From an optimization exercise on the open Yosys and OpenROAD flow, aimed at small area; shortcuts taken in it are not production practice. Function was checked by simulation only, so behaviour that the tests miss may differ from the original.

**Placement density heat map**

Scale bar: 100 µm. 20 x 20 tiles, from dark purple (low) to yellow (high), 0 to 100% covered.
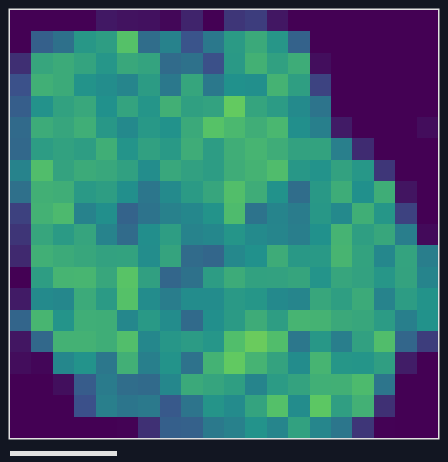
**CTS result over the die**

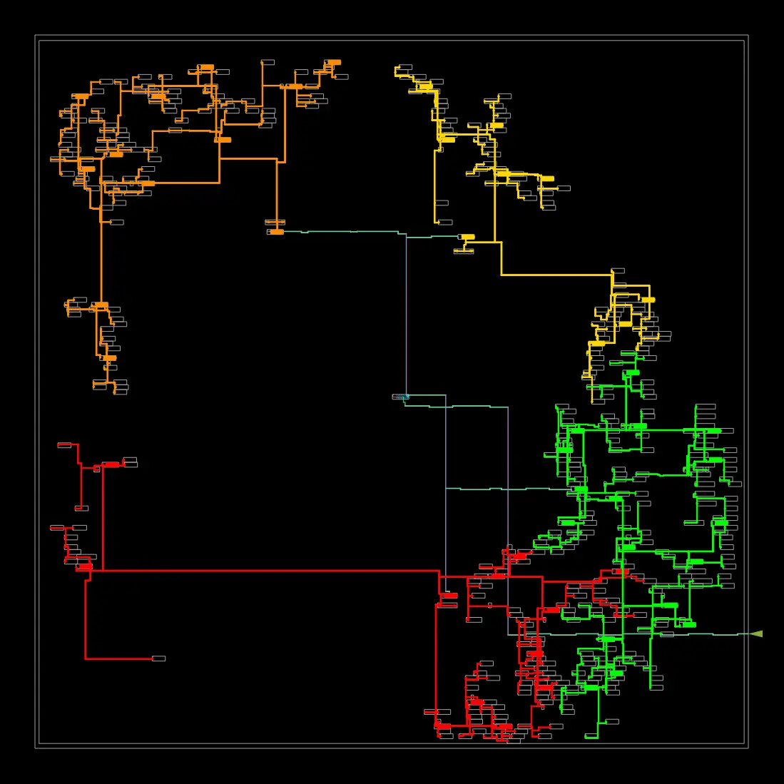
File: config.mk
export PLATFORM = sky130hd
export DESIGN_NAME = Subsystem
export DESIGN_NICKNAME = Subsystem
export VERILOG_FILES = /design/flow/design.v
export SDC_FILE = /design/flow/constraint.sdc
export NUM_CORES = 4
export LEC_CHECK = 0
export CAP_MARGIN = 20
export CORE_MARGIN = 2
export CORE_UTILIZATION = 40
export SLEW_MARGIN = 20
File: design.v
`timescale 1 ns / 1 ps
module Subsystem
          (clk,
           reset,
           clk_enable,
           In1,
           Out1
         );
  input   clk;
  input   reset;
  input   clk_enable;
  input   signed [16:0] In1;   
  output reg signed [16:0] Out1;   
reg   signed [16:0] In11; 
  wire enb;
  wire signed [8:0] Constant1_out1=9'b011010001 ;
  wire signed [11:0] Constant2_out1=12'sb100010010101;
  wire signed [11:0] Constant3_out1= 11'b010110101001;
  wire signed [14:0] Constant4_out1=  15'sb101011110001011;
  wire signed [17:0] Constant5_out1= 17'b011001100100100101;
  wire signed [19:0] Constant6_out1=20'sb10011001101101101011;
  wire signed [16:0] Constant7_out1=16'b01010000111010101;
  wire signed [11:0] Constant8_out1=12'sb101001010111;
  wire signed [11:0] Constant9_out1 = 11'b11101101011;
  wire signed [8:0] Constant10_out1=9'sb100101111;
  reg signed [16:0] In1_1;   
  reg signed [24:0] Product1_out1_1;   
  wire signed [28:0] Product2_out1_1;   
  wire signed [27:0] Product3_out1_1;   
  wire signed [31:0] Product4_out1_1;   
  wire signed [33:0] Product5_out1_1;   
  wire signed [36:0] Product6_out1_1;   
  wire signed [32:0] Product7_out1_1;   
  wire signed [28:0] Product8_out1_1;   
  wire signed [27:0] Product9_out1_1;   
  wire signed [25:0] Product10_out1_1;   
  reg signed [11:0] Product1_out1_2;   
  reg signed [13:0] Product2_out1_2;   
  reg signed [16:0] Product3_out1_2;   
  reg signed [18:0] Product4_out1_2;   
  reg signed [21:0] Product5_out1_2;   
  reg signed [21:0] Product6_out1_2;   
  reg signed [17:0] Product7_out1_2;   
  reg signed [16:0] Product8_out1_2;   
  reg signed [12:0] Product9_out1_2;   
  reg signed [12:0] Product10_out1_2;   
   reg signed [11:0] Product1_out1_22;   
  reg signed [13:0] Product2_out1_22;   
  reg signed [16:0] Product3_out1_22;   
  reg signed [18:0] Product4_out1_22;   
  reg signed [21:0] Product5_out1_22;   
  reg signed [21:0] Product6_out1_22;   
  reg signed [17:0] Product7_out1_22;   
  reg signed [16:0] Product8_out1_22;   
  reg signed [12:0] Product9_out1_22;   
  reg signed [12:0] Product10_out1_22;   
  wire signed [17:0] Sum3_add_cast;   
  wire signed [22:0] Sum5_add_cast;   
  wire signed [23:0] Sum7_add_cast_1;   
  wire signed [23:0] Sum9_add_cast_1;   
  reg signed [14:0] Sum2_out1;   
  reg signed [16:0] Sum3_out1;   
  reg signed [17:0] Sum4_out1;   
  reg signed [21:0] Sum5_out1;   
  reg signed [22:0] Sum6_out1;   
  reg signed [22:0] Sum7_out1;   
  reg signed [22:0] Sum8_out1;   
  reg signed [22:0] Sum9_out1;   
  reg signed [23:0] Sum10_out1; 
  reg signed [16:0] Sum10_out2; 
  reg signed [16:0] Sum10_out3; 
  wire signed [19:0] Sum4_add_temp;   
  assign enb = 1;
  assign Product2_out1_1 = Constant2_out1 * In11; 
  assign Product3_out1_1 = Constant3_out1 * In11; 
  assign Product4_out1_1 = Constant4_out1 * In11; 
  assign Product5_out1_1 = Constant5_out1 * In11; 
  assign Product6_out1_1 = Constant6_out1 * In11; 
  assign Product7_out1_1 = Constant7_out1 *In11; 
  assign Product8_out1_1 = Constant8_out1 * In11; 
  assign Product9_out1_1 = Constant9_out1 * In11; 
  assign Product10_out1_1 = Constant10_out1 * In11; 
  assign Sum3_add_cast = {{2{Sum2_out1[14]}}, {Sum2_out1, 1'b0}};
  assign Sum4_add_temp = Sum3_out1 + Product4_out1_2;
  assign Sum5_add_cast = {{4{Sum4_out1[17]}}, {Sum4_out1, 1'b0}};
  assign Sum7_add_cast_1 = {{5{Product7_out1_2[17]}}, {Product7_out1_2, 1'b0}};
  assign Sum9_add_cast_1 = {{9{Product9_out1_2[12]}}, {Product9_out1_2, 2'b00}};
always @(posedge clk)
begin
if (reset == 1'b1) begin
      In11<=0;
        Product1_out1_2 <= 0;
        Sum2_out1 <= 0;
        Sum3_out1 <= 0;
        Sum4_out1 <= 0;
        Sum5_out1 <= 0;
        Sum6_out1 <= 0;
        Sum7_out1 <= 0;
        Sum8_out1 <= 0;
        Sum9_out1 <= 0;
        Out1  <= 0;
end
else
  begin
        In11<=In1;
        Product1_out1_2 <= Product1_out1_1[24:13]+ $signed({1'b0, Product1_out1_1[24] & (|Product1_out1_1[12:0])});
        Sum2_out1 <= Product1_out1_2 + Product2_out1_2;
        Sum3_out1 <= Sum3_add_cast+ Product3_out1_2;
        Sum4_out1 <= Sum4_add_temp[18:1] + $signed({1'b0, Sum4_add_temp[19] & Sum4_add_temp[0]});
        Sum5_out1 <= Sum5_add_cast + Product5_out1_2;
        Sum6_out1 <= Sum5_out1 + Product6_out1_2; 
        Sum7_out1 <= Sum6_out1 + Sum7_add_cast_1;
        Sum8_out1 <= Sum7_out1 + Product8_out1_2;
        Sum9_out1 <=  Sum8_out1 + Sum9_add_cast_1;
        Sum10_out1 = Sum9_out1 + Product10_out1_2;
        Sum10_out2=(Sum10_out1[22:6] + $signed({1'b0, Sum10_out1[23] & (|Sum10_out1[5:0])}));
        Sum10_out3<=Sum10_out2;
        Out1  <= -Sum10_out3;
  end
end
always @(posedge clk)
    begin 
    if (reset == 1'b1) begin
   Product1_out1_1 <=0; 
   Product2_out1_2 <=0;
   Product3_out1_2 <= 0;
   Product4_out1_2 <= 0;
   Product5_out1_2 <= 0;
   Product6_out1_2 <= 0;
   Product7_out1_2 <= 0;
   Product8_out1_2 <= 0;
   Product9_out1_2 <= 0;
  Product10_out1_2 <=0;
    end
     else begin
        if (enb) begin
   Product1_out1_1 <= Constant1_out1 * In11; 
   Product2_out1_2 <= Product2_out1_1[27:14] + $signed({1'b0, Product2_out1_1[28] & (|Product2_out1_1[13:0])});
   Product3_out1_2 <= Product3_out1_1[27:11] + $signed({1'b0, Product3_out1_1[27] & (|Product3_out1_1[10:0])});
   Product4_out1_2 <= Product4_out1_1[30:12]+ $signed({1'b0, Product4_out1_1[31] & (|Product4_out1_1[11:0])});
   Product5_out1_2 <= Product5_out1_1[33:12] + $signed({1'b0, Product5_out1_1[33] & (|Product5_out1_1[11:0])});
   Product6_out1_2 <= Product6_out1_1[35:14] + $signed({1'b0, Product6_out1_1[36] & (|Product6_out1_1[13:0])});
   Product7_out1_2 <= Product7_out1_1[32:15] + $signed({1'b0, Product7_out1_1[32] & (|Product7_out1_1[14:0])});
   Product8_out1_2 <= Product8_out1_1[27:11] + $signed({1'b0, Product8_out1_1[28] & (|Product8_out1_1[10:0])});
   Product9_out1_2 <= Product9_out1_1[27:15] + $signed({1'b0, Product9_out1_1[27] & (|Product9_out1_1[14:0])});
  Product10_out1_2 <= Product10_out1_1[24:12] + $signed({1'b0, Product10_out1_1[25] & (|Product10_out1_1[11:0])});
        end
      end
    end
endmodule  
File: constraint.sdc
create_clock -name core_clock -period 10.0 [get_ports {clk}]
set_input_delay 2.0000 -clock core_clock [delete_from_list [all_inputs] [get_ports {clk}]]
set_output_delay 2.0000 -clock core_clock [all_outputs]
set_load 0.01 [all_outputs]
File: run.sh
#!/bin/bash
# synth_recipe.tcl (not shown) runs the flow's synth.tcl, then flattens the netlist and writes it again
# the make line also repeats each setting of config.mk as NAME=value (left out here)
make -C /OpenROAD-flow-scripts/flow DESIGN_CONFIG=/design/flow/config.mk WORK_HOME=/design/flow/orfs CLKGATE_MAP_FILE= SYNTH_SCRIPT=/design/flow/synth_recipe.tcl finish
==> reports/results.tsv <==
metric	value	unit
status	timing/DRC/antenna clean	
CP Launch Type	flop	
Synth cell types	106	
num rows	145	
number of port buffers	35	
Synth async-reset ratio	0	%
final setup vio count	0	
commonest cells after routing, fill and taps aside	inv_1 (1,173), ha_1 (1,046), fa_1 (788)	
initial antenna violation count	8	
first-pass GRT wire length	312000	µm
via/cell ratio	5.46	
Hold Crit Class	reg -> reg	
RSZ-0062 raised after global routing	no	
largest net degree at the start of global routing	97	
post-synth top area share	25.1	%
Fmax	107	MHz
number of flops mapped to enable cells by yosys	17	
die height	400	µm
Area Growth Syn to Fin	8.46	%
fraction of area in multi-input gates	72.9	%
most common cell after layout, fill and taps aside	inv_1	
Inverters, non-clock	1174	
mux cell area share after synthesis	0.452	%
global route overflow	0	
# hold bufs at CTS	0	
flip-flop and latch area	8330	µm²
CP peak stage delay	0.79	ns
WL per Instance	23.1	µm
Core Area	156000	µm²
post-synthesis compound-gate area fraction	12.8	%
Seq/total area	12.2	%
R2R depth	30	
routability cong.	1.01	
comb_multi_in	5163	
Die W	400	µm
largest family of logic cells by synthesized area	adder cells	
Largest area class, layout	multi-input gates	
CTS tree	yes	
largest area contributor in the netlist	fa_1	
Slew HR	25.0	%
Crit Path Max Fanout	9	
Mapped Cells	6850	
Crit Reg-Reg Startpoint	In11[8]	
hold_sp	Sum8_out1[0]	
Final Critical Period	9.32	ns
buffer share of cell area	2.04	%
clock insertion delay at the later pin of the skew report	0.69	ns
gr usage total	26.0	%
Worst Path Required	10.57	ns
Crit path top cell by count	fa_1	
post-CTS resize count	0	
hold path cells	1	
syn nets	8704	
total CTS buffers	51	
DR pass1 iterations	5	
ys flop type	dfxtp_1	
register area share after synthesis	13.2	%
Worst-Margin Slew	1.11	ns
clk buf depth	3	
Mapped Area	62800	µm²
fill count	15300	
initial cell density of the core	40.3	%
CP max-delay cell	dfxtp_1	
end of the worst register-to-register path	Product6_out1_2[20]	
multi-input logic area	49700	µm²
FF-to-FF setup slack	0.68	ns
clock skew	0.0750	ns
Finished Layout Cells	9070	
share of cells above drive strength 1	4.69	%
Fin. Hold Viols	0	
num sequential	407	
I/O pins	37	
DP Cell Count	8972	
ant diodes	4	
final critical-path share of the clock period	93.2	%
die area	160000	µm²
Back to the opening pictures, 'placement density heat map':
17% of the tiles are nearly empty. The emptiest ninth of the die: top right. The mean over all tiles is 41%. The fullest tile reaches 77%. 0.70% of the tiles are over 75% full.

Back to the opening pictures, 'CTS result over the die':
H-tree Lvls: 2
Root Driver: clkbuf_16

==> Yosys cell counts (16+ instances only) <==
cell      count
mux2i_1      16
xnor2_1     282
a211oi_1     54
o211ai_1     45
a21boi_0     19
o21ai_0     208
and3_1       72
or2_2        30
nor2b_1     115
a21o_1      129
nand2b_1     44
nand4_1      53
fa_1        788
nor3_1      154
nand3_1     140
a21oi_1     321
edfxtp_1     17
nor2_1      498
or3_1        56
xor2_1      213
a211o_1      22
and2_1       45
nor3b_1      23
nand2_1     236
o21bai_1     28
o21a_1       78
nor4_1       44
inv_1      1174
nand3b_1     20
dfxtp_1     390
or4_1        20
ha_1       1046
o31ai_1      35
a31oi_1      50
clkbuf_1     94
==> registers in the layout, indices dropped and copies added, names as in the netlist, 18 cells and up <==
| name | flops |
|---|---|
| Sum7_out1 | 23 |
| Sum9_out1 | 23 |
| Product5_out1_2 | 22 |
| Product1_out1_1 | 25 |
| Sum8_out1 | 23 |
| Sum5_out1 | 22 |
| Product4_out1_2 | 19 |
| Product7_out1_2 | 18 |
| Sum4_out1 | 18 |
| Sum6_out1 | 23 |
| Product6_out1_2 | 22 |
==> critical path, delay by kind of cell (launching register included) <==
kind                     cells  cell delay (ns)
buffers and inverters        5             1.00
adder cells (fa/ha/maj)      9             4.07
AO/OA/AOI/OAI                9             1.87
XOR/XNOR                     1             0.12
flip-flops                   1             0.79
AND/OR/NAND/NOR              6             1.33
==> metal layers <==
layer | global-route usage [%] | routed length, µm
met1 | 34.1 | 89300
met2 | 41.4 | 92800
met3 | 5.23 | 16100
met4 | 11.5 | 11100
met5 | 0 | 15
==> through the flow <==
stage	instance area [µm²]	utilization (%)	hold slack [ns]
after floorplan	62800	-	0.414
after global placement	66400	42.5	0.442
after detailed placement	66400	42.5	0.445
after CTS	68100	43.6	0.402
after global routing	68100	43.7	0.411
final	68100	43.7	0.403
==> worst max-delay path by stage <==
stage,startpoint,end
detailed placement,In11[8],Product7_out1_2[16]
finish,In11[8],Product6_out1_2[20]
CTS,In11[8],Product6_out1_2[20]
global route,In11[8],Product7_out1_2[16]
floorplan,In11[16],Product4_out1_2[18]
global placement,In11[8],Product7_out1_2[16]

-- separate check: timing with driven ports --
Ports are ideal in the flow. The routed layout listed here was re-timed in OpenROAD. Step 1 sets driving cells, clkbuf_16 on the clock port and buf_2 on the other inputs (assumed; they add their load-dependent delay and slew). Step 2 also shifts input and output timing later by t, the mid clock arrival at the registers, as if the neighbouring blocks saw the same clock. Three values: ideal, step 1, step 2; two values: the first two.
t (ns): 0.724
setup WS [ns]: 0.676 / 0.676 / 0.676
pins driven straight from the clock port: 1
After both steps this run still meets setup and hold. The setup slack of this run moves by 0.000 ns with the drivers and by 0.000 ns with both steps.
